From an optimization exercise on the open Yosys and OpenROAD flow, aimed at small area and a short achievable clock period; shortcuts taken in it are not production practice.
The RTL was checked by simulation tests, not by an equivalence proof against the original design.
The series may have gaps, and a smaller design here may also do less where the tests do not look.
No activity file was given, so power comes from the tool's default toggle rates.

`flow/design.v`:
```
module PC(clock_pc, reset, prox_end, halt, pc);
	input wire clock_pc;
	input wire reset;
	input wire [31:0] prox_end;
	input wire halt;
	output reg [31:0] pc;
	always @(posedge clock_pc)
	begin
		if (reset) begin
            pc <= 32'h0; 
        end
        else if (halt) begin
            pc <= pc; 
        end
		  else begin
				pc <= prox_end; 
		  end
    end
endmodule
module adiciona(entrada1, entrada2, saida_adiciona);
	input[31:0] entrada1;
	input[31:0] entrada2;  
	output [31:0] saida_adiciona;
	assign saida_adiciona = entrada1 + entrada2;
endmodule
module extensor_sinal1
	#(parameter InputWidth = 14,
	  parameter OutputWidth = 32) 
	 (input [InputWidth-1:0]  in_sinal,
     output [OutputWidth-1:0] out_sinal);
assign out_sinal = {{OutputWidth-InputWidth{in_sinal[InputWidth-1]}}, in_sinal};
endmodule 
module extensor_sinal2
	#(parameter InputWidth = 26,
	  parameter OutputWidth = 32) 
	 (input [InputWidth-1:0]  in_sinal,
     output [OutputWidth-1:0] out_sinal);
assign out_sinal = {{OutputWidth-InputWidth{in_sinal[InputWidth-1]}}, in_sinal};
endmodule 
module entrada_fpga(switches, entrada_switch);
input wire [7:0] switches;
output wire [13:0] entrada_switch;
assign entrada_switch = {{14-8{switches[7]}}, switches};
endmodule 
module unidade_controle(
	input [5:0] opcode,
	output reg [3:0] AluOP,
	output reg [1:0] regdst, memtoreg, alusrc, emd, loadi,
	output reg jump, out, jumpreg, branch, memread,
	output reg memwrite, regwrite, halt, nop, in,
	output reg congela_in, congela_out);
	always @ (*) begin
		case(opcode) 
			6'b000000:begin  
				loadi <= 2'b00; 
				jump <= 1'b0;
				out <= 1'b0;
				jumpreg <= 1'b0;
				regdst <= 2'b01;
				branch <= 1'b0;
				memread <= 1'b0;
				memtoreg <= 2'b01;
				AluOP <= 4'b0001;
				memwrite <= 1'b0;
				nop <= 1'b0;
				in <= 1'b0;
				halt <= 1'b0;
				regwrite <= 1'b1;
				alusrc <= 2'b00;
				emd <= 2'b11;  
				congela_in = 0;
				congela_out = 0;
			end
			6'b000001:begin  
				loadi <= 2'b00;
				jump <= 1'b0;
				out <= 1'b0;
				jumpreg <= 1'b0;
				regdst <= 2'b01;
				branch <= 1'b0;
				memread <= 1'b0;
				memtoreg <= 2'b01;
				AluOP <= 4'b0001;
				memwrite <= 1'b0;
				nop <= 1'b0;
				in <= 1'b0;
				halt <= 1'b0;
				regwrite <= 1'b1;
				alusrc <= 2'b10;
				emd <= 2'b11;  
				congela_in = 0;
				congela_out = 0;
			end
			6'b000010:begin  
				loadi <= 2'b11; 
				jump <= 1'b0;
				out <= 1'b0;
				jumpreg <= 1'b1;
				regdst <= 2'b11;  
				branch <= 1'b0;
				memread <= 1'b0;
				memtoreg <= 2'b11; 
				AluOP <= 4'b0001;
				memwrite <= 1'b0;
				nop <= 1'b0;
				in <= 1'b0;
				halt <= 1'b0;
				regwrite <= 1'b0;
				alusrc <= 2'b11; 
				emd <= 2'b11; 
				congela_in = 0;
				congela_out = 0;
			end
			6'b000011:begin  
				loadi <= 2'b00;
				jump <= 1'b0;
				out <= 1'b0;
				jumpreg <= 1'b0;
				regdst <= 2'b00;
				branch <= 1'b0;
				memread <= 1'b0;
				memtoreg <= 2'b01;
				AluOP <= 4'b0110;
				memwrite <= 1'b0;
				nop <= 1'b0;
				in <= 1'b0;
				halt <= 1'b0;
				regwrite <= 1'b1;
				alusrc <= 2'b01;
				emd <= 2'b11;  
				congela_in = 0;
				congela_out = 0;
			end
			6'b000100:begin  
				loadi <= 2'b00;
				jump <= 1'b0;
				out <= 1'b0;
				jumpreg <= 1'b0;
				regdst <= 2'b00;
				branch <= 1'b0;
				memread <= 1'b0;
				memtoreg <= 2'b01;
				AluOP <= 4'b0111;
				memwrite <= 1'b0;
				nop <= 1'b0;
				in <= 1'b0;
				halt <= 1'b0;
				regwrite <= 1'b1;
				alusrc <= 2'b01;
				emd <= 2'b11;  
				congela_in = 0;
				congela_out = 0;
			end
			6'b000101:begin  
				loadi <= 2'b00;
				jump <= 1'b0;
				out <= 1'b0;
				jumpreg <= 1'b0;
				regdst <= 2'b00;
				branch <= 1'b0;
				memread <= 1'b0;
				memtoreg <= 2'b01;
				AluOP <= 4'b1000;
				memwrite <= 1'b0;
				nop <= 1'b0;
				in <= 1'b0;
				halt <= 1'b0;
				regwrite <= 1'b1;
				alusrc <= 2'b01;
				emd <= 2'b11;  
				congela_in = 0;
				congela_out = 0;
			end
			6'b000110:begin  
				loadi <= 2'b00;
				jump <= 1'b0;
				out <= 1'b0;
				jumpreg <= 1'b0;
				regdst <= 2'b00;
				branch <= 1'b0;
				memread <= 1'b0;
				memtoreg <= 2'b01;
				AluOP <= 4'b1001;
				memwrite <= 1'b0;
				nop <= 1'b0;
				in <= 1'b0;
				halt <= 1'b0;
				regwrite <= 1'b1;
				alusrc <= 2'b01;
				emd <= 2'b11;  
				congela_in = 0;
				congela_out = 0;
			end
			6'b000111:begin  
				loadi <= 2'b01;
				jump <= 1'b0;
				out <= 1'b0;
				jumpreg <= 1'b0;
				regdst <= 2'b00;
				branch <= 1'b0;
				memread <= 1'b0;
				memtoreg <= 2'b11; 
				AluOP <= 4'b1111;  
				memwrite <= 1'b0;
				nop <= 1'b0;
				in <= 1'b0;
				halt <= 1'b0;
				regwrite <= 1'b1;
				alusrc <= 2'b11;  
				emd <= 2'b11;  
				congela_in = 0;
				congela_out = 0;
			end
			6'b001000:begin  
				loadi <= 2'b00;
				jump <= 1'b0;
				out <= 1'b0;
				jumpreg <= 1'b0;
				regdst <= 2'b00;
				branch <= 1'b0;
				memread <= 1'b1;
				memtoreg <= 2'b00;
				AluOP <= 4'b0000;
				memwrite <= 1'b0;
				nop <= 1'b0;
				in <= 1'b0;
				halt <= 1'b0;
				regwrite <= 1'b1;
				alusrc <= 2'b01;
				emd <= 2'b00;
				congela_in = 0;
				congela_out = 0;
			end
			6'b001001:begin  
				loadi <= 2'b00;
				jump <= 1'b0;
				out <= 1'b0;
				jumpreg <= 1'b0;
				regdst <= 2'b00;
				branch <= 1'b0;
				memread <= 1'b1;
				memtoreg <= 2'b00;
				AluOP <= 4'b0000;
				memwrite <= 1'b0;
				nop <= 1'b0;
				in <= 1'b0;
				halt <= 1'b0;
				regwrite <= 1'b1;
				alusrc <= 2'b01;
				emd <= 2'b10;
				congela_in = 0;
				congela_out = 0;
			end
			6'b001010:begin  
				loadi <= 2'b00;
				jump <= 1'b0;
				out <= 1'b0;
				jumpreg <= 1'b0;
				regdst <= 2'b00;
				branch <= 1'b0;
				memread <= 1'b1;
				memtoreg <= 2'b00;
				AluOP <= 4'b0000;
				memwrite <= 1'b0;
				nop <= 1'b0;
				in <= 1'b0;
				halt <= 1'b0;
				regwrite <= 1'b1;
				alusrc <= 2'b01;
				emd <= 2'b01;
				congela_in = 0;
				congela_out = 0;
			end
			6'b001011:begin  
				loadi <= 2'b11;  
				jump <= 1'b0;
				out <= 1'b0;
				jumpreg <= 1'b0;
				regdst <= 2'b11;  
				branch <= 1'b0;
				memread <= 1'b0;
				memtoreg <= 2'b11;  
				AluOP <= 4'b0000;
				memwrite <= 1'b1;
				nop <= 1'b0;
				in <= 1'b0;
				halt <= 1'b0;
				regwrite <= 1'b0;
				alusrc <= 2'b01;
				emd <= 2'b00;
				congela_in = 0;
				congela_out = 0;
			end
			6'b001100:begin  
				loadi <= 2'b11;  
				jump <= 1'b0;
				out <= 1'b0;
				jumpreg <= 1'b0;
				regdst <= 2'b11;  
				branch <= 1'b1;
				memread <= 1'b0;
				memtoreg <= 2'b11; 
				AluOP <= 4'b0010;
				memwrite <= 1'b0;
				nop <= 1'b0;
				in <= 1'b0;
				halt <= 1'b0;
				regwrite <= 1'b0;
				alusrc <= 2'b00;
				emd <= 2'b11;  
				congela_in = 0;
				congela_out = 0;
			end
			6'b001101:begin  
				loadi <= 2'b11;  
				jump <= 1'b0;
				out <= 1'b0;
				jumpreg <= 1'b0;
				regdst <= 2'b11;  
				branch <= 1'b1;
				memread <= 1'b0;
				memtoreg <= 2'b11;  
				AluOP <= 4'b0011;
				memwrite <= 1'b0;
				nop <= 1'b0;
				in <= 1'b0;
				halt <= 1'b0;
				regwrite <= 1'b0;
				alusrc <= 2'b00;
				emd <= 2'b11;  
				congela_in = 0;
				congela_out = 0;
			end
			6'b001110:begin  
				loadi <= 2'b11;  
				jump <= 1'b0;
				out <= 1'b0;
				jumpreg <= 1'b0;
				regdst <= 2'b11;  
				branch <= 1'b1;
				memread <= 1'b0;
				memtoreg <= 2'b11;  
				AluOP <= 4'b0100;
				memwrite <= 1'b0;
				nop <= 1'b0;
				in <= 1'b0;
				halt <= 1'b0;
				regwrite <= 1'b0;
				alusrc <= 2'b00;
				emd <= 2'b11;  
				congela_in = 0;
				congela_out = 0;
			end
			6'b001111:begin  
				loadi <= 2'b11;  
				jump <= 1'b0;
				out <= 1'b0;
				jumpreg <= 1'b0;
				regdst <= 2'b11;  
				branch <= 1'b1;
				memread <= 1'b0;
				memtoreg <= 2'b11;  
				AluOP <= 4'b0101;
				memwrite <= 1'b0;
				nop <= 1'b0;
				in <= 1'b0;
				halt <= 1'b0;
				regwrite <= 1'b0;
				alusrc <= 2'b00;
				emd <= 2'b11;  
				congela_in = 0;
				congela_out = 0;
			end
			6'b010000:begin  
				loadi <= 2'b01;
				jump <= 1'b0;
				out <= 1'b1;
				jumpreg <= 1'b0;
				regdst <= 2'b00;
				branch <= 1'b0;
				memread <= 1'b0;
				memtoreg <= 2'b11;  
				AluOP <= 4'b1111;  
				memwrite <= 1'b0;
				nop <= 1'b0;
				in <= 1'b1;
				halt <= 1'b0;
				regwrite <= 1'b1;
				alusrc <= 2'b00;  
				emd <= 2'b01;  
				congela_in = 1;
				congela_out = 0;
			end
			6'b010001:begin  
				loadi <= 2'b00;
				jump <= 1'b0;
				out <= 1'b1;
				jumpreg <= 1'b0;
				regdst <= 2'b00;
				branch <= 1'b0;
				memread <= 1'b0;
				memtoreg <= 2'b11;  
				AluOP <= 4'b1111;
				memwrite <= 1'b0;
				nop <= 1'b1;
				in <= 1'b0;
				halt <= 1'b0;
				regwrite <= 1'b0;
				alusrc <= 2'b11;
				emd <= 2'b11;  
				congela_in = 0;
				congela_out = 1;
			end
			6'b010010:begin  
				loadi <= 2'b10;
				jump <= 1'b0;
				out <= 1'b0;
				jumpreg <= 1'b0;
				regdst <= 2'b00;
				branch <= 1'b0;
				memread <= 1'b0;
				memtoreg <= 2'b01;
				AluOP <= 4'b1111;
				memwrite <= 1'b0;
				nop <= 1'b1;
				in <= 1'b0;
				halt <= 1'b0;
				regwrite <= 1'b1;
				alusrc <= 2'b11;  
				emd <= 2'b11;  
				congela_in = 0;
				congela_out = 0;
			end
			6'b010011:begin  
				loadi <= 2'b11;  
				jump <= 1'b1;
				out <= 1'b0;
				jumpreg <= 1'b0;  
				regdst <= 2'b11;  
				branch <= 1'b0;
				memread <= 1'b0;
				memtoreg <= 2'b11;  
				AluOP <= 4'b1111;  
				memwrite <= 1'b0;
				nop <= 1'b0;
				in <= 1'b0;
				halt <= 1'b0;
				regwrite <= 1'b0;
				alusrc <= 2'b11;  
				emd <= 2'b11;  
				congela_in = 0;
				congela_out = 0;
			end
			6'b010100:begin  
				loadi <= 2'b00;
				jump <= 1'b1;
				out <= 1'b0;
				jumpreg <= 1'b0;  
				regdst <= 2'b10;
				branch <= 1'b0;
				memread <= 1'b0;
				memtoreg <= 2'b10;
				AluOP <= 4'b1111;  
				memwrite <= 1'b0;
				nop <= 1'b0;
				in <= 1'b0;
				halt <= 1'b0;
				regwrite <= 1'b1;
				alusrc <= 2'b11;  
				emd <= 2'b11;  
				congela_in = 0;
				congela_out = 0;
			end
			6'b010101:begin  
				loadi <= 2'b11;  
				jump <= 1'b0;
				out <= 1'b0;
				jumpreg <= 1'b0;
				regdst <= 2'b11; 
				branch <= 1'b0;
				memread <= 1'b0;
				memtoreg <= 2'b11;  
				AluOP <= 4'b1111; 
				memwrite <= 1'b0;
				nop <= 1'b0;
				in <= 1'b0;
				halt <= 1'b1;
				regwrite <= 1'b0;
				alusrc <= 2'b11;  
				emd <= 2'b11;  
				congela_in = 0;
				congela_out = 0;
			end
			6'b010110:begin  
				loadi <= 2'b11;  
				jump <= 1'b1;
				out <= 1'b0;
				jumpreg <= 1'b0;
				regdst <= 2'b11;  
				branch <= 1'b0;
				memread <= 1'b0;
				memtoreg <= 2'b00;
				AluOP <= 4'b1111;  
				memwrite <= 1'b0;
				nop <= 1'b1;
				in <= 1'b0;
				halt <= 1'b0;
				regwrite <= 1'b0;
				alusrc <= 2'b11;  
				emd <= 2'b11;  
				congela_in = 0;
				congela_out = 0;
			end
			6'b010111:begin  
				loadi <= 2'b11;  
				jump <= 1'b0;
				out <= 1'b0;
				jumpreg <= 1'b0;
				regdst <= 2'b11;  
				branch <= 1'b1;
				memread <= 1'b0;
				memtoreg <= 2'b11;  
				AluOP <= 4'b1010;
				memwrite <= 1'b0;
				nop <= 1'b0;
				in <= 1'b0;
				halt <= 1'b0;
				regwrite <= 1'b0;
				alusrc <= 2'b00;
				emd <= 2'b11;  
				congela_in = 0;
				congela_out = 0;
			end
			6'b011000:begin  
				loadi <= 2'b11;  
				jump <= 1'b0;
				out <= 1'b0;
				jumpreg <= 1'b0;
				regdst <= 2'b11;  
				branch <= 1'b1;
				memread <= 1'b0;
				memtoreg <= 2'b11;  
				AluOP <= 4'b1011;
				memwrite <= 1'b0;
				nop <= 1'b0;
				in <= 1'b0;
				halt <= 1'b0;
				regwrite <= 1'b0;
				alusrc <= 2'b00;
				emd <= 2'b11;  
				congela_in = 0;
				congela_out = 0;
			end
			default:
				begin
					loadi <= 2'b11;
					jump <= 1'b1;
					out <= 1'b0;
					jumpreg <= 1'b0;
					regdst <= 2'b11;
					branch <= 1'b0;
					memread <= 1'b0;
					memtoreg <= 2'b00;
					AluOP <= 4'b1111;
					memwrite <= 1'b0;
					nop <= 1'b1;
					in <= 1'b0;
					halt <= 1'b1;
					regwrite <= 1'b0;
					alusrc <= 2'b00;
					emd <= 2'b01;
					congela_in = 0;
					congela_out = 0;
				end
		endcase
	end
endmodule 
module ULA_controle(AluOP, funct, sinal_controle);
input [3:0] AluOP;
input [3:0] funct;
output reg [3:0] sinal_controle;
always @ (*)
begin
	case(AluOP)
		4'b0000: sinal_controle = 2; 
		4'b0001:  
			begin
				case (funct)
					4'b0000: sinal_controle = 0;  
					4'b0001: sinal_controle = 1;  
					4'b0010: sinal_controle = 2;  
					4'b0011: sinal_controle = 3;  
					4'b0100: sinal_controle = 4;  
					4'b0101: sinal_controle = 5;  
					4'b0110: sinal_controle = 6;  
				   4'b0111: sinal_controle = 7;  
					4'b1000: sinal_controle = 8;  
					4'b1001: sinal_controle = 15;  
					default: sinal_controle = 15; 
				endcase
			end
		4'b0010: sinal_controle = 9; 
		4'b0011: sinal_controle = 10; 
		4'b0100: sinal_controle = 11; 
		4'b0101: sinal_controle = 12; 
		4'b0110: sinal_controle = 0; 
		4'b0111: sinal_controle = 1; 
		4'b1000: sinal_controle = 2; 
		4'b1001: sinal_controle = 3; 
		4'b1010: sinal_controle = 13; 
		4'b1011: sinal_controle = 14; 
		default: sinal_controle = 15; 
	endcase
end	
endmodule 
module ULA(A, B, enable, controle_ULA, ZERO, saida);
input [31:0] A;
input [31:0] B;
input enable;  
input [3:0] controle_ULA;
output reg ZERO;
output reg [31:0] saida;
always @ (*)
begin
	if(enable == 1)
	begin
		case (controle_ULA)
       4'b0000: saida= A & B;  
		 4'b0001: saida= A | B;  
		 4'b0010: saida= A + B;  
		 4'b0011: saida= A - B;  
		 4'b0100: saida= A * B;  
		 4'b0101: saida= (B == 32'd0)? 32'hFFFFFFFF : A / B;  
		 4'b0110: saida= A >> B[4:0];  
		 4'b0111: saida= A << B[4:0];  
		 4'b1000: saida= ~(A | B);  
		 4'b1001: saida= (A == B)? 32'd0 : 32'd1;  
		 4'b1010: saida= (A < B)? 32'd0 : 32'd1;  
		 4'b1011: saida= (A > B)? 32'd0 : 32'd1;  
		 4'b1100: saida= (A != B)? 32'd0 : 32'd1;  
		 4'b1101: saida= (A < B)? 32'd1 : 32'd0;  
		 4'b1110: saida= (A > B)? 32'd1 : 32'd0;  
		 default: saida= 32'd0;  
	endcase
		if(saida == 32'd0)
		begin
				ZERO = 1'b1;
		end	
		else
		begin
				ZERO = 1'b0;
		end
	end
	else
	begin
		saida = 32'd0;
		ZERO = 1'b0;
	end
end	
endmodule 
module BANCO_REG(clock, reset, reg_write, reg_leitura1, reg_leitura2, 
					  reg_escrita, escreve_dado, dado1, dado2);
	input clock;
	input reset;
	input reg_write;
	input [5:0] reg_leitura1;  
	input [5:0] reg_leitura2;  
	input [5:0] reg_escrita;  
	input [31:0] escreve_dado;  
	output [31:0] dado1;  
	output [31:0] dado2;  
	reg [31:0] regs [63:0];
	integer i;
	always @  (posedge clock) 
	begin
		if (reset)
		begin
			for (i = 0; i < 64; i = i + 1) begin
				regs[i] <= 32'd0;
			end
			regs[1] <= 32'd9000;
			regs[61] <= 32'd1;
			regs[62] <= 32'd1;
		end
		else if (reg_write == 1)  
		begin
			regs[reg_escrita] <= escreve_dado;
		end
	end
	assign dado1 = regs[reg_leitura1];
	assign dado2 = regs[reg_leitura2];
endmodule
module mux1 (entrada1, entrada2, chave_mux1, saida_mux1); 
input [31:0] entrada1, entrada2;
input chave_mux1;  
output reg [31:0] saida_mux1;
	always @(*) begin
		case(chave_mux1)
			1'b0: saida_mux1 = entrada1;
			1'b1: saida_mux1 = entrada2;
		endcase
	end
endmodule 
module mux2 (entrada1, entrada2, entrada3, chave_mux2, saida_mux2); 
input [31:0] entrada1, entrada2, entrada3;
input [1:0] chave_mux2;  
output reg [31:0] saida_mux2;
	always @(*) begin
		case(chave_mux2)
			2'b00: saida_mux2 = entrada1;
			2'b01: saida_mux2 = entrada2;	
			2'b10: saida_mux2 = entrada3;
			default: saida_mux2 = 32'd0;
		endcase
	end
endmodule
module mux3 (entrada1, entrada2, chave_mux3, saida_mux3); 
input [5:0] entrada1, entrada2;  
input [1:0] chave_mux3;  
output reg [5:0] saida_mux3;
	always @(*) begin
		case(chave_mux3)
			2'b00: saida_mux3 = entrada1;
			2'b01: saida_mux3 = entrada2;	
			2'b10: saida_mux3 = 6'b011111;
			default: saida_mux3 = entrada1;
		endcase
	end
endmodule
module mux4 (entrada1, entrada2, chave_mux4, saida_mux4); 
input [13:0] entrada1, entrada2;
input chave_mux4;  
output reg [13:0] saida_mux4;
	always @(*) begin
		case(chave_mux4)
			1'b0: saida_mux4 = entrada1;
			1'b1: saida_mux4 = entrada2;
		endcase
	end
endmodule 
module mux5 (entrada1, entrada2, sinal_branch, zero, saida_mux5); 
input [31:0] entrada1, entrada2;
input sinal_branch, zero;  
output reg [31:0] saida_mux5;
	always @(*) begin
		case(sinal_branch & zero)
			1'b0: saida_mux5 = entrada1;
			1'b1: saida_mux5 = entrada2;
		endcase
	end
endmodule 
module mux6 (entrada1, entrada2, shamt, chave_mux6, saida_mux6); 
input [31:0] entrada1, entrada2; 
input [3:0] shamt;
input [1:0] chave_mux6;  
output reg [31:0] saida_mux6;
wire [31:0] entrada3 = {{32-4{shamt[3]}}, shamt};
	always @(*) begin
		case(chave_mux6)
			2'b00: saida_mux6 = entrada1;
			2'b01: saida_mux6 = entrada2;	
			2'b10: saida_mux6 = entrada3;
			default: saida_mux6 = entrada1;
		endcase
	end
endmodule
module processador
				  (clock, reset,
				   imem_addr, imem_data,
				   dmem_addr, dmem_wdata, dmem_we, dmem_re, dmem_rdata,
				   switches, in_read, out_valid, out_data, halt);
input clock, reset;
output [31:0] imem_addr;
input [31:0] imem_data;
output [7:0] dmem_addr;
output [31:0] dmem_wdata;
output dmem_we, dmem_re;
input [31:0] dmem_rdata;
input [7:0] switches;
output in_read, out_valid;
output [31:0] out_data;
output halt;
PC Chamada1 (.clock_pc(clock), .reset(reset), .prox_end(aux_saida_jump), .halt(halt), .pc(aux_pc));
wire [31:0] aux_pc;
localparam soma1 = 32'd1;
adiciona Chamada2 (.entrada1(aux_pc), .entrada2(soma1), .saida_adiciona(aux_saida_adic));
wire [31:0] aux_saida_adic;
assign imem_addr = aux_pc;
wire [31:0] saida_rom = imem_data;
reg [5:0] opcode, rs, rt, rd;		
reg [3:0] shamt, funct; 
reg [13:0] imediato; 
reg [25:0] salto;
always @(*)
begin
	opcode = saida_rom[31:26];
	rs = saida_rom[25:20];
	rt = saida_rom[19:14];
	rd = saida_rom[13:8];
	shamt = saida_rom[7:4];
	funct = saida_rom[3:0];
	imediato = saida_rom[13:0];
	salto = saida_rom[25:0];
end
extensor_sinal2 Chamada4 (.in_sinal(salto), .out_sinal(aux_out_sinal2));
wire [31:0] aux_out_sinal2;
unidade_controle Chamada5 (.opcode(opcode), .AluOP(AluOP), .regdst(regdst),
									.memtoreg(memtoreg), .alusrc(alusrc), .emd(emd),
									.loadi(loadi), .jump(jump), .out(out), .jumpreg(jumpreg),
									.branch(branch), .memread(memread), .memwrite(memwrite),
									.regwrite(regwrite), .halt(halt), .nop(nop), .in(in),
									.congela_in(congela_in), .congela_out(congela_out));
wire [3:0] AluOP;
wire [1:0] regdst, memtoreg, alusrc, emd, loadi;
wire jump, out, jumpreg, branch, memread, memwrite, regwrite, nop, in;
wire congela_in, congela_out;
assign in_read = congela_in;
assign out_valid = congela_out;
assign out_data = dado1;
ULA_controle Chamada6(.AluOP(AluOP), .funct(funct), .sinal_controle(sinal_aux_con));
wire [3:0] sinal_aux_con;
mux3 Chamada7 (.entrada1(rt), .entrada2(rd), .chave_mux3(regdst), 
					.saida_mux3(aux_saida_reg_mux3)); 
wire [5:0] aux_saida_reg_mux3;
BANCO_REG Chamada8(.clock(clock), .reset(reset), .reg_write(regwrite), .reg_leitura1(rs), 
          .reg_leitura2(rt), .reg_escrita(aux_saida_reg_mux3), 
			 .escreve_dado(aux_saida_mux_loadi), 
			 .dado1(dado1), .dado2(dado2));
wire [31:0] dado1, dado2;
mux6 Chamada9(.entrada1(dado2), .entrada2(aux_out_sinal1), .shamt(shamt), 
				  .chave_mux6(alusrc), .saida_mux6(aux_saida_mux6));
wire [31:0] aux_saida_mux6;
ULA Chamada10(.A(dado1), .B(aux_saida_mux6), .enable(~nop), 
              .controle_ULA(sinal_aux_con), .ZERO(ZERO), .saida(aux_saida_ULA));
wire [31:0] aux_saida_ULA;
wire ZERO;
entrada_fpga Chamada11 (.switches(switches), .entrada_switch(aux_switch));
wire [13:0] aux_switch;
mux4 Chamada12(.entrada1(imediato), .entrada2(aux_switch), 
               .chave_mux4(in), .saida_mux4(aux_saida_mux_in));
wire[13:0] aux_saida_mux_in;
extensor_sinal1 Chamada13 (.in_sinal(aux_saida_mux_in), .out_sinal(aux_out_sinal1));
wire [31:0] aux_out_sinal1;
mux2 Chamada14 (.entrada1(aux_saida_mux_mem), .entrada2(aux_out_sinal1), .entrada3(dado1), 
                .chave_mux2(loadi), .saida_mux2(aux_saida_mux_loadi));
wire [31:0] aux_saida_mux_loadi;
mux2 Chamada15 (.entrada1(aux_saida_ULA), .entrada2(dado2), .entrada3(aux_out_sinal1), 
					 .chave_mux2(emd), .saida_mux2(aux_saida_emd)); 
wire [31:0] aux_saida_emd;
assign dmem_addr = aux_saida_emd[7:0];
assign dmem_wdata = dado2;
assign dmem_we = memwrite;
assign dmem_re = memread;
wire [31:0] aux_saida_ram = dmem_rdata;
mux1 Chamada17 (.entrada1(aux_saida_adic), .entrada2(dado2), 
               .chave_mux1(jumpreg), .saida_mux1(aux_saida_jumpreg));
wire [31:0] aux_saida_jumpreg;
mux5 Chamada19 (.entrada1(aux_saida_jumpreg), .entrada2(aux_out_sinal1), 
              .sinal_branch(branch), .zero(ZERO), .saida_mux5(aux_saida_branch));
wire [31:0] aux_saida_branch;
mux1 Chamada20 (.entrada1(aux_saida_branch), .entrada2(entrada_jump), 
               .chave_mux1(jump), .saida_mux1(aux_saida_jump));
wire [31:0] entrada_jump = {aux_saida_adic[31:28], aux_out_sinal2[27:0]};				
wire [31:0] aux_saida_jump;				
mux2 Chamada21 (.entrada1(aux_saida_ram), .entrada2(aux_saida_ULA), 
					 .entrada3(aux_saida_adic), .chave_mux2(memtoreg), 
					 .saida_mux2(aux_saida_mux_mem));
wire [31:0] aux_saida_mux_mem;
endmodule
```
`flow/run.sh`:
```
#!/bin/bash
# synth_recipe.tcl (not shown) runs the flow's synth.tcl, then flattens the netlist and writes it again
# the make line also repeats each setting of config.mk as NAME=value (left out here)
make -C /OpenROAD-flow-scripts/flow DESIGN_CONFIG=/design/flow/config.mk WORK_HOME=/design/flow/orfs CLKGATE_MAP_FILE= SYNTH_SCRIPT=/design/flow/synth_recipe.tcl finish
```
`flow/config.mk`:
```
export PLATFORM = sky130hd
export DESIGN_NAME = processador
export DESIGN_NICKNAME = processador
export VERILOG_FILES = /design/flow/design.v
export SDC_FILE = /design/flow/constraint.sdc
export NUM_CORES = 4
export LEC_CHECK = 0
export CAP_MARGIN = 20
export CORE_MARGIN = 2
export CORE_UTILIZATION = 40
export SLEW_MARGIN = 20
```
`flow/constraint.sdc`:
```
create_clock -name core_clock -period 140.0 [get_ports {clock}]
set_input_delay 28.0000 -clock core_clock [delete_from_list [all_inputs] [get_ports {clock}]]
set_output_delay 28.0000 -clock core_clock [all_outputs]
set_load 0.01 [all_outputs]
```
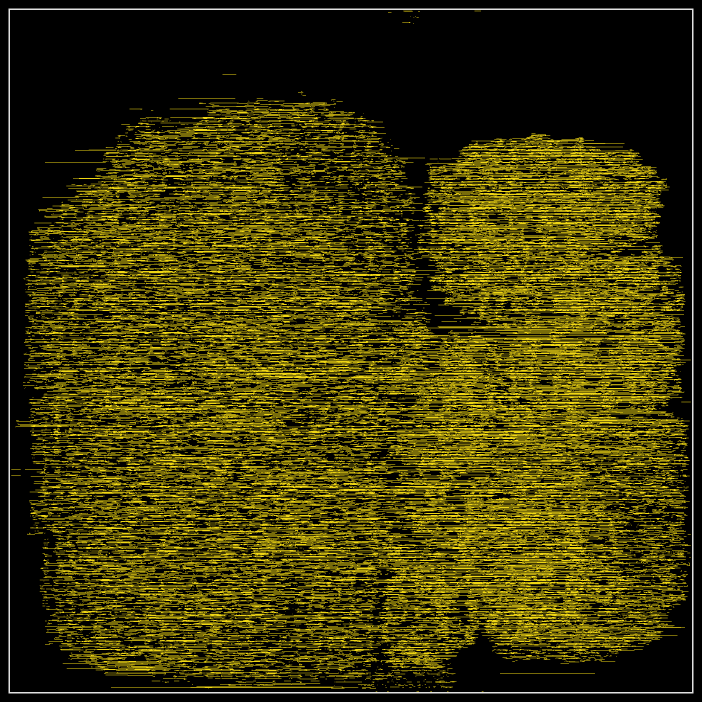
run_1/met1.png
longest straight run	208 um
wire length on this layer	255 mm

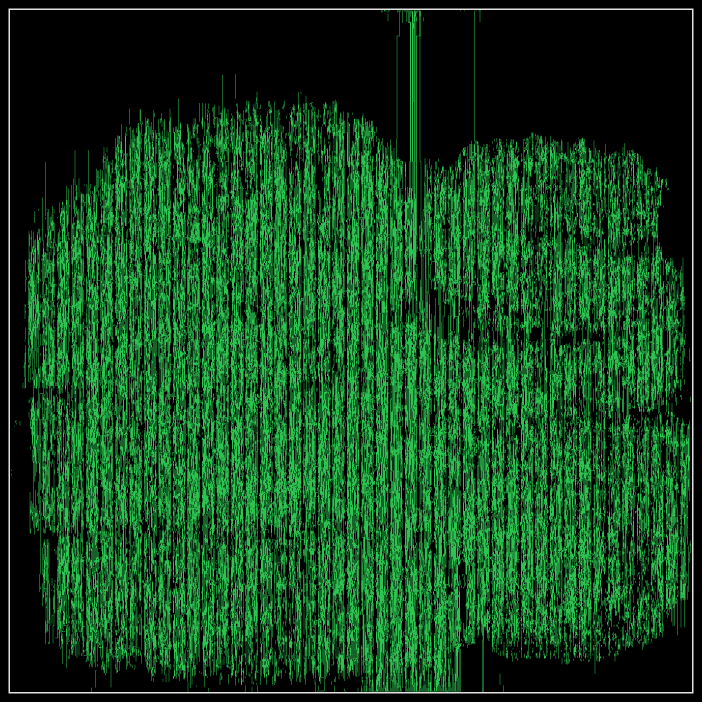
run_1/met2.png
main direction	vertical
wire length on this layer	317 mm
longest straight run	229 um
share of all routed wire	41%
nets with wire on the layer	13802
vias: 138647
grt met2 use: 0.528
Post-Route WL: 768000 um

==> impl_metrics.yaml, run 1 <==
cells_and_area:
  ff_latch_area_um2: 62100
  layout_commonest_cell: "nor2_1"
die:
  i_o_pins: 183
  floorplan.initialDensity: 0.401
  die_height_um: 638
clock_tree:
  tritoncts_buffers: 210
  cts.hold.buffers_added: 0
  cts_tree: "yes"
  cts_buffer_depth: 4
  clk_pin_slew_ns: 0.06
logic_synthesis:
  synth-adder-area-share: 0.110
  mappedNetlistNets: 16153
  synth_top_family_by_area: "multiplexers"
critical_path:
  crit_type: "input pin to primary output"
  critical_path_depth: 370
  worstPathRequired_ns: 112.00
  critPathLaunchType: "input pin"
  worst_r2r_endpoint: "Chamada8.regs[62][0]"
  crit_path_top_delay_cell: "a2111oi_0"
global_routing:
  grt_pass1_vias: 131304
detailed_routing:
  dr.first_iter.drc_count: 22126
pwr:
  max-vdd-ir-drop_v: 0.0000835
  total_power_mw: 5.29
sta:
  tightest_slew_ns: 1.39
run_status:
  status: "complete, no violations"
place:
  gp_routability_congestion: 1.06
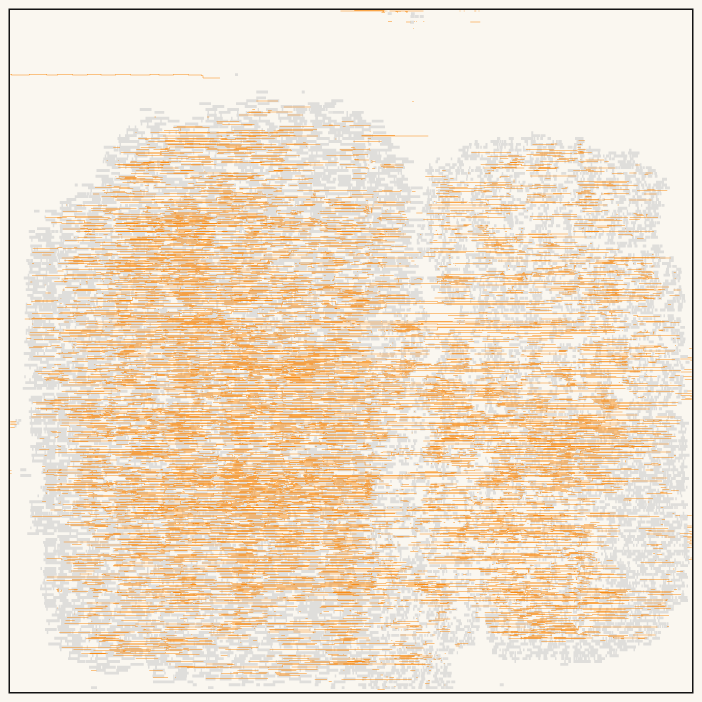
run_1/met3.png
wire length on this layer	115 mm
share of all routed wire	15%
main direction	horizontal
longest straight run	436 um

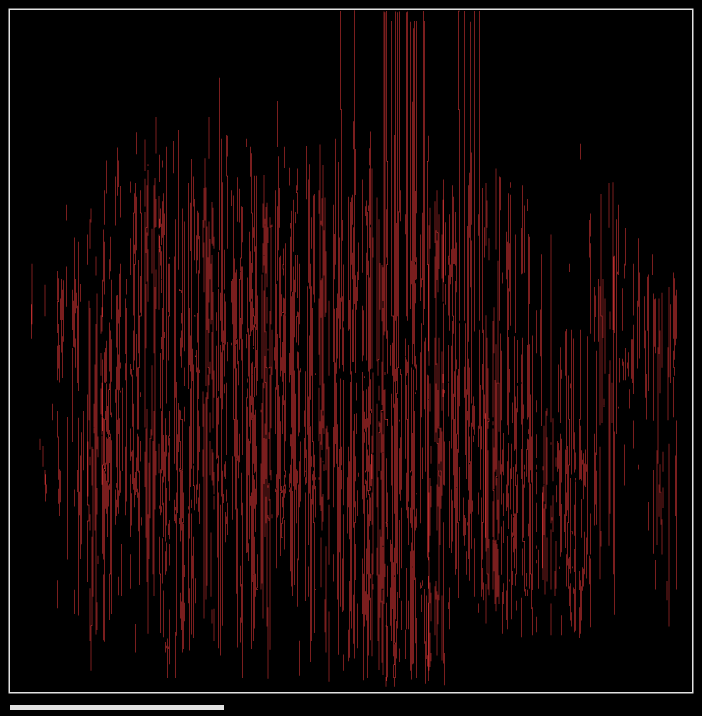
run_1/met4.png
Bar = 200 um.
wire length on this layer	80.7 mm
share of all routed wire	11%
nets with wire on the layer	855

-- run 1: area by class of cell --
class / instances / share of cell area
multi-input cells: 10952 / 0.515
diodes: 47 / 0.000654
clock buffers: 248 / 0.0302
inverters: 751 / 0.0157
flip-flops and latches: 2080 / 0.346
well taps: 5287 / 0.0368
clock inverters: 124 / 0.00593
repair buffers: 1068 / 0.0500
-- run 1: through the flow --
step                       util  hold slack (ns)  std cells  setup WS [ns]  area (um2)
after detailed placement  0.429            0.504      20103          -1.99      172000
after global routing      0.448            0.536      20527         -0.268      180000
after global placement    0.428            0.501      20098          -1.37      172000
after floorplan               -            0.511      14906           1.64      161000
after CTS                 0.445            0.513      20477        0.00294      179000
final                     0.448            0.513      20557           4.15      180000
-- run 1: kinds of logic (layout without fill, tap and decap cells) --
group / after synthesis / in the layout
and+or+nand+nor: 5213 / 5214
AOI/OAI and AO/OA: 2620 / 2620
DFF: 2080 / 2080
buffers and inverters: 1875 / 2191
muxes: 1533 / 1533
adders and majority gates: 1173 / 1173
xor gates and xnor gates: 412 / 412
other: 0 / 47
-- run 1: what timing repair did --
item	4_1_cts	5_1_grt
gates resized for setup	26	158
pin swaps	2	30
gates cloned	0	1
setup buffers	2	31
setup endpoints to repair	2	3
-- run 1: sequential cells by signal (all words and copies together), names as in the netlist --
signal,flops
Chamada8.regs,2048
Chamada1.pc,32
-- run 1: worst register-to-register path, delay by kind of cell, from the launching register on --
family                   cells  cell delay, ns
multiplexers                 8            2.25
AND/OR/NAND/NOR             88           18.36
flip-flops                   1            0.40
AO/OA/AOI/OAI              211           44.87
buffers and inverters       30            5.87
adder cells (fa/ha/maj)     31            8.82
-- run 1: cell usage after synthesis (54+ instances only) --
library cell / n
xor2_1: 154
fa_1: 410
nand2_1: 1144
edfxtp_1: 2048
a22oi_1: 175
a31oi_1: 128
nor2_1: 2878
and3_1: 90
or3_1: 81
mux4_2: 1108
nand4_1: 90
a211oi_1: 95
clkbuf_1: 615
buf_1: 122
o21a_1: 183
nor3_1: 244
nand2b_1: 137
mux2i_1: 323
mux2_2: 97
a21oi_1: 593
o21bai_1: 62
a221oi_1: 56
xnor2_1: 257
o21ai_0: 462
nor2b_1: 80
inv_1: 732
a21o_1: 164
buf_2: 229
nand3_1: 203
and2_1: 58
buf_4: 54
or2_2: 60
dlygate4sd1_1: 58
o22ai_1: 69
o211ai_1: 101
ha_1: 763
-- run 1: worst min path at each step --
stage,endpoint,cells past startpoint,startpoint
2_1_floorplan,Chamada1.pc[16],2,Chamada1.pc[16]
3_3_place_gp,Chamada1.pc[24],2,Chamada1.pc[24]
3_5_place_dp,Chamada1.pc[24],2,Chamada1.pc[24]
4_1_cts,Chamada1.pc[24],2,Chamada1.pc[24]
5_1_grt,Chamada1.pc[20],2,Chamada1.pc[20]
6_report,Chamada1.pc[24],2,Chamada1.pc[24]
-- run 1: power breakdown --
part,internal [mW],switching (mW)
sequential,0.704,0.0121
combinational,1.57,2.44
clock,0.308,0.254
total,2.58,2.71
-- run 1: routing by layer --
metal,global-route usage,wire [um]
met4,0.306,80700
met5,0.00626,597
met2,0.528,317000
met3,0.125,115000
met1,0.446,255000
run_1/final_routing.png
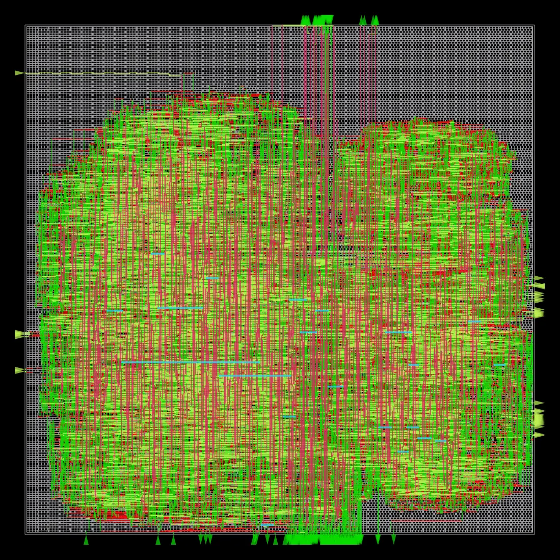

--- run 2: outline of the changes from run 1 ---
flow/design.v: 869 -> 1746 lines; modules unchanged: 0
  ULA: edited, 45 -> 33 lines
  divisor_r4: new, 54 lines
  divisor_linhas: new, 44 lines
  BANCO_REG: edited, 32 -> 27 lines
  mult_lo: new, 1433 lines
  processador: edited, 103 -> 155 lines
  removed: PC, adiciona, extensor_sinal1, extensor_sinal2, entrada_fpga, unidade_controle, ULA_controle, mux1, mux2, mux3, mux4, mux5, mux6
==> module processador as of run 2 <==
module processador
				  (clock, reset,
				   imem_addr, imem_data,
				   dmem_addr, dmem_wdata, dmem_we, dmem_re, dmem_rdata,
				   switches, in_read, out_valid, out_data, halt);
input clock, reset;
output [31:0] imem_addr;
input [31:0] imem_data;
output [7:0] dmem_addr;
output [31:0] dmem_wdata;
output dmem_we, dmem_re;
input [31:0] dmem_rdata;
input [7:0] switches;
output in_read, out_valid;
output [31:0] out_data;
output halt;
localparam integer NS = 8;
localparam integer K = 2 * NS;
localparam integer NS2 = 16;
wire [5:0]  op     = imem_data[31:26];
wire [5:0]  rs     = imem_data[25:20];
wire [5:0]  rt     = imem_data[19:14];
wire [5:0]  rd     = imem_data[13:8];
wire [3:0]  shamt  = imem_data[7:4];
wire [3:0]  funct  = imem_data[3:0];
wire [13:0] imm    = imem_data[13:0];
wire [25:0] target = imem_data[25:0];
wire [31:0] I = {{18{imm[13]}}, imm};
wire [31:0] S = {{28{shamt[3]}}, shamt};
wire opR    = (op == 6'd0);
wire opSh   = (op == 6'd1);
wire opJR   = (op == 6'd2);
wire opANDI = (op == 6'd3);
wire opORI  = (op == 6'd4);
wire opADDI = (op == 6'd5);
wire opSUBI = (op == 6'd6);
wire opLI   = (op == 6'd7);
wire opLW1  = (op == 6'd8);
wire opLW2  = (op == 6'd9);
wire opLW3  = (op == 6'd10);
wire opSW   = (op == 6'd11);
wire opBEQ  = (op == 6'd12);
wire opBLT  = (op == 6'd13);
wire opBGT  = (op == 6'd14);
wire opBNE  = (op == 6'd15);
wire opIN   = (op == 6'd16);
wire opOUT  = (op == 6'd17);
wire opMOVE = (op == 6'd18);
wire opJ    = (op == 6'd19);
wire opJAL  = (op == 6'd20);
wire opHALT = (op == 6'd21);
wire opNOP  = (op == 6'd22);
wire opBGE  = (op == 6'd23);
wire opBLE  = (op == 6'd24);
wire undef  = (op >= 6'd25);
wire alu_op = opR | opSh;
wire isDIV  = alu_op & (funct == 4'd5);
wire use_I  = opANDI | opORI | opADDI | opSUBI;
wire lw     = opLW1 | opLW2 | opLW3;
wire branch = opBEQ | opBLT | opBGT | opBNE | opBGE | opBLE;
assign halt = opHALT | undef;
reg pv;
reg [5:0] pd;
wire [31:0] q_p;
wire [31:0] rf_a, rf_b;
wire [31:0] a = (pv && pd == rs) ? q_p : rf_a;
wire [31:0] b = (pv && pd == rt) ? q_p : rf_b;
wire [31:0] b2 = opSh ? S : (use_I ? I : b);
reg [3:0] sel;
always @(*) begin
	if (alu_op) sel = funct;
	else if (opANDI) sel = 4'd0;
	else if (opORI) sel = 4'd1;
	else if (opADDI) sel = 4'd2;
	else sel = 4'd3;
end
wire sub = ~((alu_op & funct == 4'd2) | opADDI);
wire [31:0] alu_res;
wire lt, eq;
ULA ula (.A(a), .B(b2), .sel(sel), .sub(sub), .saida(alu_res), .lt(lt), .eq(eq));
reg [31:0] pc;
wire [31:0] pc1 = pc + 32'd1;
wire gt = ~lt & ~eq;
wire taken = (opBEQ & eq) | (opBNE & ~eq) | (opBLT & lt) | (opBGT & gt) |
             (opBGE & ~lt) | (opBLE & ~gt);
wire [31:0] npc = halt ? pc :
                  opJR ? b :
                  (opJ | opJAL | opNOP) ? {pc1[31:28], target[25], target[25], target} :
                  taken ? I : pc1;
always @(posedge clock)
	pc <= reset ? 32'd0 : npc;
assign imem_addr = pc;
wire [31:0] sw_ext = {{24{switches[7]}}, switches};
wire [31:0] wdata_n = lw     ? dmem_rdata :
                      opLI   ? I :
                      opIN   ? sw_ext :
                      opMOVE ? a :
                      opJAL  ? pc1 : alu_res;
wire [5:0] wdst = alu_op ? rd : (opJAL ? 6'd31 : rt);
wire wen_n = (alu_op & ~isDIV) | use_I | opLI | lw | opIN | opMOVE | opJAL;
wire rf_we = isDIV ? pv : wen_n;
wire [5:0] rf_wa = isDIV ? pd : wdst;
wire [31:0] rf_wd = isDIV ? q_p : wdata_n;
BANCO_REG banco (.clock(clock), .reset(reset), .we(rf_we), .waddr(rf_wa), .wdata(rf_wd),
                 .ra1(rs), .ra2(rt), .rd1(rf_a), .rd2(rf_b));
wire [33:0] b3 = {2'b0, b2} + {1'b0, b2, 1'b0};
wire [31:0] r1, q1;
divisor_r4 #(.S0(0), .S1(NS)) div1 (.rin(32'd0), .a(a), .b(b2), .b3(b3), .rout(r1), .q(q1));
reg [K-1:0] p_r;
reg [31-K:0] p_a;
reg [31:0] p_b;
reg [33:0] p_b3;
reg [31:32-K] p_q;
always @(posedge clock) begin
	if (reset) pv <= 1'b0;
	else if (isDIV) pv <= 1'b1;
	else if (wen_n && wdst == pd) pv <= 1'b0;
	if (isDIV) begin
		pd   <= rd;
		p_r  <= r1[K-1:0];
		p_a  <= a[31-K:0];
		p_b  <= b2;
		p_b3 <= b3;
		p_q  <= q1[31:32-K];
	end
end
wire [31:0] r2, q2, r3, q3;
divisor_r4 #(.S0(NS), .S1(NS2)) div2 (.rin({{(32-K){1'b0}}, p_r}), .a({{K{1'b0}}, p_a}),
                                     .b(p_b), .b3(p_b3), .rout(r2), .q(q2));
generate
	if (NS2 < 16) begin : tail
		divisor_linhas #(.J0(2*NS2), .J1(32)) div3 (.rin(r2), .a({{K{1'b0}}, p_a}), .b(p_b),
		                                            .rout(r3), .q(q3));
	end else begin : notail
		assign q3 = 32'd0;
	end
endgenerate
assign q_p = {p_q, q2[31-K:0] | q3[31-K:0]};
assign dmem_we   = opSW;
assign dmem_re   = lw;
assign in_read   = opIN;
assign out_valid = opOUT;
assign out_data  = a;
assign dmem_wdata = b;
wire byp_a = pv && pd == rs;
wire [4:0] lo_rf  = {1'b0, rf_a[3:0]} + {1'b0, imm[3:0]};
wire [3:0] hi0_rf = rf_a[7:4] + imm[7:4];
wire [3:0] hi1_rf = rf_a[7:4] + imm[7:4] + 4'd1;
wire [7:0] sum_rf = {lo_rf[4] ? hi1_rf : hi0_rf, lo_rf[3:0]};
wire [7:0] sum_q  = q_p[7:0] + imm[7:0];
wire [7:0] addr_sum = byp_a ? sum_q : sum_rf;
assign dmem_addr = (opLW1 | opSW) ? addr_sum :
                   opLW2 ? imm[7:0] :
                   (opLW3 | opIN | undef) ? b[7:0] : 8'd0;
endmodule
==> module BANCO_REG as of run 2 <==
module BANCO_REG(clock, reset, we, waddr, wdata, ra1, ra2, rd1, rd2);
	input clock;
	input reset;
	input we;
	input [5:0] waddr;
	input [31:0] wdata;
	input [5:0] ra1, ra2;
	output [31:0] rd1, rd2;
	wire [31:0] d0   = reset ? 32'd0    : wdata;
	wire [31:0] d1   = reset ? 32'd9000 : wdata;
	wire [31:0] d61  = reset ? 32'd1    : wdata;
	wire [31:0] q [0:63];
	genvar i;
	generate
		for (i = 0; i < 64; i = i + 1) begin : r
			reg [31:0] val;
			wire en = reset | (we & (waddr == i));
			always @(posedge clock)
				if (en) val <= (i == 1) ? d1 : ((i == 61 || i == 62) ? d61 : d0);
			assign q[i] = val;
		end
	endgenerate
	wire [31:0] o1 = q[ra1];
	wire [31:0] o2 = q[ra2];
	assign rd1 = o1;
	assign rd2 = o2;
endmodule
==> module divisor_linhas as of run 2 <==
module divisor_linhas #(parameter J0 = 0, parameter J1 = 16)
	(input [31:0] rin, input [31:0] a, input [31:0] b,
	 output [31:0] rout, output [31:0] q);
	localparam integer W = 32 * 33;
	wire [W-1:0] R;    
	genvar j;
	generate
		for (j = J0; j < J1; j = j + 1) begin : row
			wire [j:0] x;
			if (j == J0) begin : first
				if (j == 0) begin : z
					assign x = a[31];
				end else begin : nz
					assign x = {rin[j-1:0], a[31-j]};
				end
			end else begin : next
				assign x = {R[32*(j-1) +: j], a[31-j]};
			end
			wire [j+1:0] d = {1'b0, x} - {1'b0, b[j:0]};
			wire hi_zero;
			if (j == 31) begin : top
				assign hi_zero = 1'b1;
			end else begin : ntop
				assign hi_zero = ~|b[31:j+1];
			end
			wire ge = hi_zero & ~d[j+1];
			assign q[31-j] = ge;
			wire [j:0] rr = ge ? d[j:0] : x;
			if (j == 31) begin : full
				assign R[32*j +: 32] = rr;
			end else begin : part
				assign R[32*j +: 32] = {{(31-j){1'b0}}, rr};
			end
		end
	endgenerate
	generate
		for (j = 0; j < 32; j = j + 1) begin : qz
			if (j < J0 || j >= J1) begin : z
				assign q[31-j] = 1'b0;
			end
		end
	endgenerate
	assign rout = R[32*(J1-1) +: 32];
endmodule
==> module ULA as of run 2 <==
module ULA(A, B, sel, sub, saida, lt, eq);
	input [31:0] A, B;
	input [3:0] sel;
	input sub;
	output reg [31:0] saida;
	output lt, eq;
	wire [32:0] s = {1'b0, A} + {1'b0, B ^ {32{sub}}} + {32'd0, sub};
	assign lt = ~s[32];             
	assign eq = (A == B);
	wire shift = (sel[3:1] == 3'b011);
	wire right = shift & ~sel[0];
	reg [31:0] xin, pw, sh;
	integer k;
	always @(*) begin
		for (k = 0; k < 32; k = k + 1) xin[k] = right ? A[31-k] : A[k];
		pw = 32'd1 << B[4:0];
	end
	wire [31:0] prod;
	mult_lo mul (.x(xin), .y(shift ? pw : B), .p(prod));
	always @(*) begin
		for (k = 0; k < 32; k = k + 1) sh[k] = right ? prod[31-k] : prod[k];
	end
	always @(*) begin
		case (sel)
			4'd0: saida = A & B;
			4'd1: saida = A | B;
			4'd2, 4'd3: saida = s[31:0];
			4'd4, 4'd6, 4'd7: saida = sh;
			4'd8: saida = ~(A | B);
			default: saida = 32'd0;
		endcase
	end
endmodule
==> module divisor_r4 as of run 2 <==
module divisor_r4 #(parameter S0 = 0, parameter S1 = 8)
	(input [31:0] rin, input [31:0] a, input [31:0] b, input [33:0] b3,
	 output [31:0] rout, output [31:0] q);
	wire [32*17-1:0] R;    
	genvar s;
	generate
		for (s = S0; s < S1; s = s + 1) begin : st
			localparam integer W = 2 * s + 2;
			wire [W-1:0] y;
			if (s == S0) begin : first
				if (s == 0) begin : z
					assign y = a[31:30];
				end else begin : nz
					assign y = {rin[W-3:0], a[33-W:32-W]};
				end
			end else begin : next
				assign y = {R[32*(s-1) +: W-2], a[33-W:32-W]};
			end
			wire z1, z2, z3;
			if (W == 32) begin : top
				assign z1 = 1'b1;
			end else begin : ntop
				assign z1 = ~|b[31:W];
			end
			assign z2 = ~|b[31:W-1];
			if (W == 32) begin : top3
				assign z3 = (b <= 32'h55555555);
			end else begin : ntop3
				assign z3 = ~|b[31:W] & (b[W-1:0] <= ((64'd1 << W) - 1) / 3);
			end
			wire [W:0] d1 = {1'b0, y} - {1'b0, b[W-1:0]};
			wire [W:0] d2 = {1'b0, y} - {1'b0, b[W-2:0], 1'b0};
			wire [W:0] d3 = {1'b0, y} - {1'b0, b3[W-1:0]};
			wire g1 = z1 & ~d1[W];
			wire g2 = z2 & ~d2[W];
			wire g3 = z3 & ~d3[W];
			assign q[33-W] = g2;
			assign q[32-W] = g3 | (g1 & ~g2);
			wire [W-1:0] rr = g2 ? (g3 ? d3[W-1:0] : d2[W-1:0]) : (g1 ? d1[W-1:0] : y);
			if (W == 32) begin : full
				assign R[32*s +: 32] = rr;
			end else begin : part
				assign R[32*s +: 32] = {{(32-W){1'b0}}, rr};
			end
		end
		for (s = 0; s < 16; s = s + 1) begin : qz
			if (s < S0 || s >= S1) begin : z
				assign q[31-2*s] = 1'b0;
				assign q[30-2*s] = 1'b0;
			end
		end
	endgenerate
	assign rout = R[32*(S1-1) +: 32];
endmodule
--- a/flow/config.mk
+++ b/flow/config.mk
@@ -7,5 +7,8 @@
 export LEC_CHECK = 0
 export CAP_MARGIN = 20
+export CELL_PAD_IN_SITES_DETAIL_PLACEMENT = 1
+export CELL_PAD_IN_SITES_GLOBAL_PLACEMENT = 2
 export CORE_MARGIN = 2
-export CORE_UTILIZATION = 40
+export CORE_UTILIZATION = 30
+export PLACE_DENSITY = 0.42
 export SLEW_MARGIN = 20
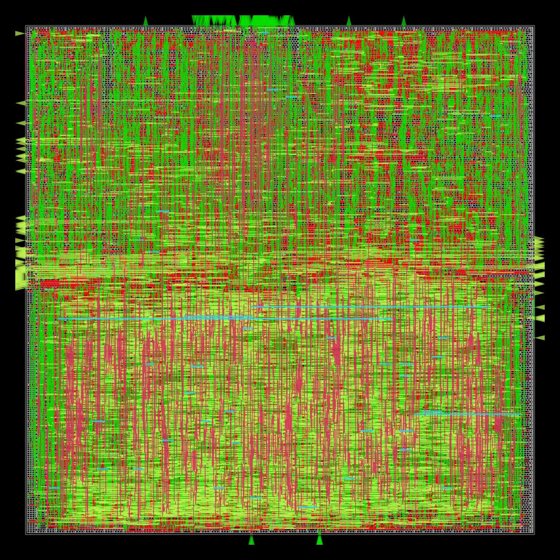
run_2/final_routing.png
aggregate global-route resource usage: 0.444
Wirelength per Cell: 52.5 um
M1 wire length: 480000 um
Post-Route WL: 1220000 um
vias: 163366

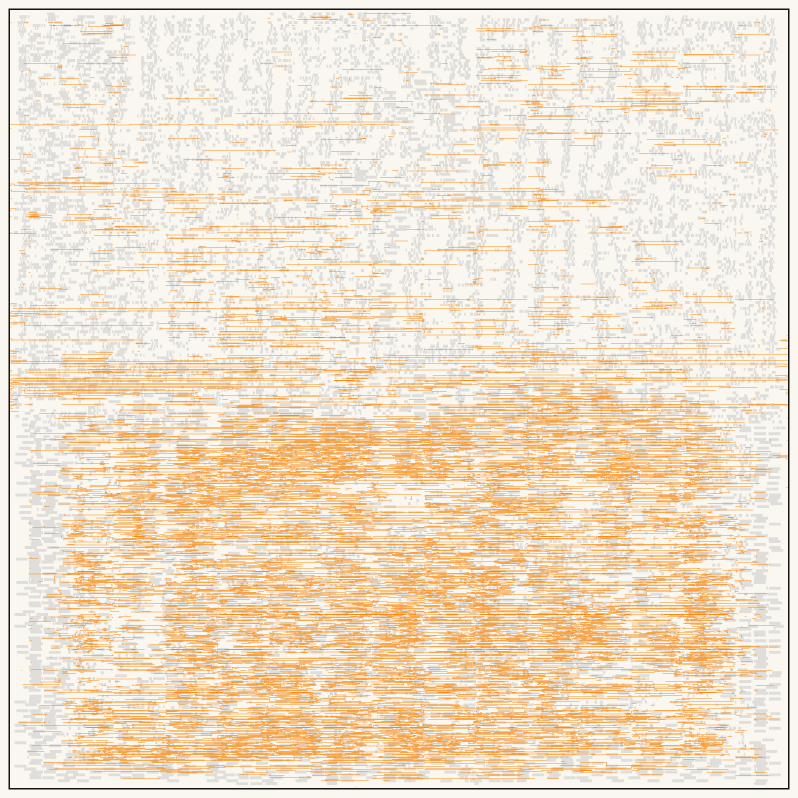
run_2/met3.png
share of all routed wire	13%
nets with wire on the layer	2695
longest straight run	464 um
main direction	horizontal
wire length on this layer	164 mm

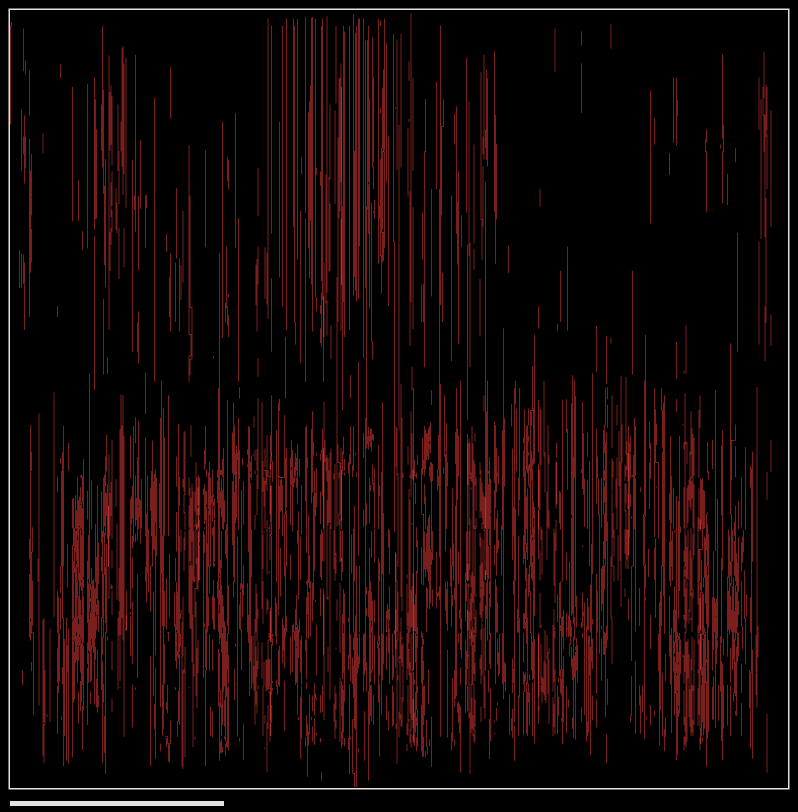
run_2/met4.png
Bar = 200 um.

==> impl_metrics.yaml, run 2 <==
cells_and_area:
  stdcell_area_um2: 181000
  layout_commonest_cell: "edfxtp_1"
  largest-register: "banco.r.val"
  finalNonFillerCells: 23200
  max_ffs_per_register: 2048
  finish.utilization: 0.348
sta:
  hold-worst-slack_ns: 0.572
  timing.final.crit_share: 0.456
  post_layout_worst_setup_margin_ns: 76.10
place:
  detailedPlace.worstSlack_ns: 76.57
  place_area_um2: 172000
  post-place-cells: 22521
  place.detailed.hpwl_um: 834000
  gp_routability_congestion: 1.03
clock_tree:
  post_cts_resize_count: 0
  cts_tree: "yes"
  cts.hold.buffers_added: 0
  clk_pin_slew_ns: 0.07
  cts_buffer_depth: 4
  tritoncts_buffers: 270
critical_path:
  critPathLaunchType: "flip-flop"
  worst_r2r_endpoint: "p_r[7]"
  crit_path_top_delay_cell: "a2111oi_0"
  crit_top_cell: "a21oi_1"
  critical_path.n_buffers_inverters: 10
  worst_r2r_startpoint: "p_b[0]"
  crit_type: "flip-flop to primary output"
pwr:
  total_power_mw: 7.08
  max-vdd-ir-drop_v: 0.000251
detailed_routing:
  dr.first_iter.drc_count: 32419
hold_path:
  worst_hold_startpoint: "pc[14]"
  holdPathStages: 2
  worstHoldEndpoint: "pc[14]"
die:
  floorplan.initialDensity: 0.301
  i_o_pins: 183
  die_height_um: 726
logic_synthesis:
  synthXorXnorAreaFrac: 0.0383
  synth_top_area_cell: "edfxtp_1"
  netlist_top_cells_count: "2165 x edfxtp_1, 1859 x a22oi_1, 1252 x nor2_1"
  synthMostInstantiatedCell: "edfxtp_1"
  mappedNetlistNets: 16942
global_routing:
  grt_pass1_vias: 152699
  grt-ovfl-total: 0
run_status:
  status: "complete, no violations"
==> run 2: cells by family after synthesis <==
logic type	after synthesis
AO/OA/AOI/OAI	4916
AND/OR/NAND/NOR	4357
flip-flops	2198
buffers and inverters	1708
adder cells (fa/ha/maj)	1447
XOR/XNOR	669
multiplexers	126
==> run 2: cell type report <==
type                       instances  area [um2]
timing repair buffer             959        7730
inverter                         907        3420
clock buffer                     322        7130
fill                           57685      339000
tap                             6942        8690
sequential                      2198       65700
antenna                          198         495
clock inverter                   159        1490
multi-input combinational      11515       86300
==> run 2: power by group <==
| part | total [mW] | switching [mW] | internal [mW] |
|---|---|---|---|
| logic | 4.84 | 3.11 | 1.73 |
| clock network | 0.731 | 0.325 | 0.406 |
| registers | 1.50 | 0.311 | 1.19 |
| total | 7.08 | 3.75 | 3.33 |
==> run 2: worst register-to-register path, delay by kind of cell (launching register included) <==
family | cells | cell delay, ns
adder cells (fa/ha/maj) | 18 | 6.64
AO/OA/AOI/OAI | 125 | 36.55
multiplexers | 9 | 4.37
AND/OR/NAND/NOR | 36 | 7.14
buffers and inverters | 18 | 4.92
flip-flops | 1 | 0.64
==> run 2: how the worst max path moves through the flow <==
stage               cells after the start           end          start  slack (ns)
floorplan                              20  dmem_addr[7]  imem_data[21]       80.22
global placement                       21  dmem_addr[6]  imem_data[25]       76.51
detailed placement                     21  dmem_addr[6]  imem_data[25]       76.57
CTS                                   109  dmem_addr[6]         p_b[0]       76.37
global route                          111  dmem_addr[6]         p_b[0]       73.88
finish                                111  dmem_addr[6]         p_b[0]       76.10
==> run 2: layer usage <==
layer,up-vias,routed length (um),global-route usage,share of wire
met5,-,1550,0.00825,0.0013
met4,78,95000,0.281,0.078
met3,3929,164000,0.171,0.13
met2,15160,477000,0.605,0.39
met1,84423,480000,0.582,0.39
li1,59776,-,-,-

[re-timing with driven ports]
Ports are ideal in the flow. The routed layouts listed here were re-timed in OpenROAD.
Step 1: set_driving_cell puts a clkbuf_16 on clock and a buf_2 on each other input, an assumption about the parent block.
Step 2 moves the port delays by t, midway between the first and last clock arrival at a register: inputs arrive t later, outputs are due t later. That takes back most of the time a late clock gives input paths.
a / b / c = ideal / step 1 / step 2; a / b = the first two.
run	t (ns)	setup slack, ns	latest minus earliest clock arrival (ns)
run 1	0.980	4.150 / 4.125 / 4.125	0.054 / 0.054
run 2	1.110	76.096 / 75.950 / 76.007	0.108 / 0.108
After both steps every run listed still meets setup and hold. For run 2, which loses most, drivers alone change the setup slack by -0.146 ns; drivers and shift together by -0.089 ns.
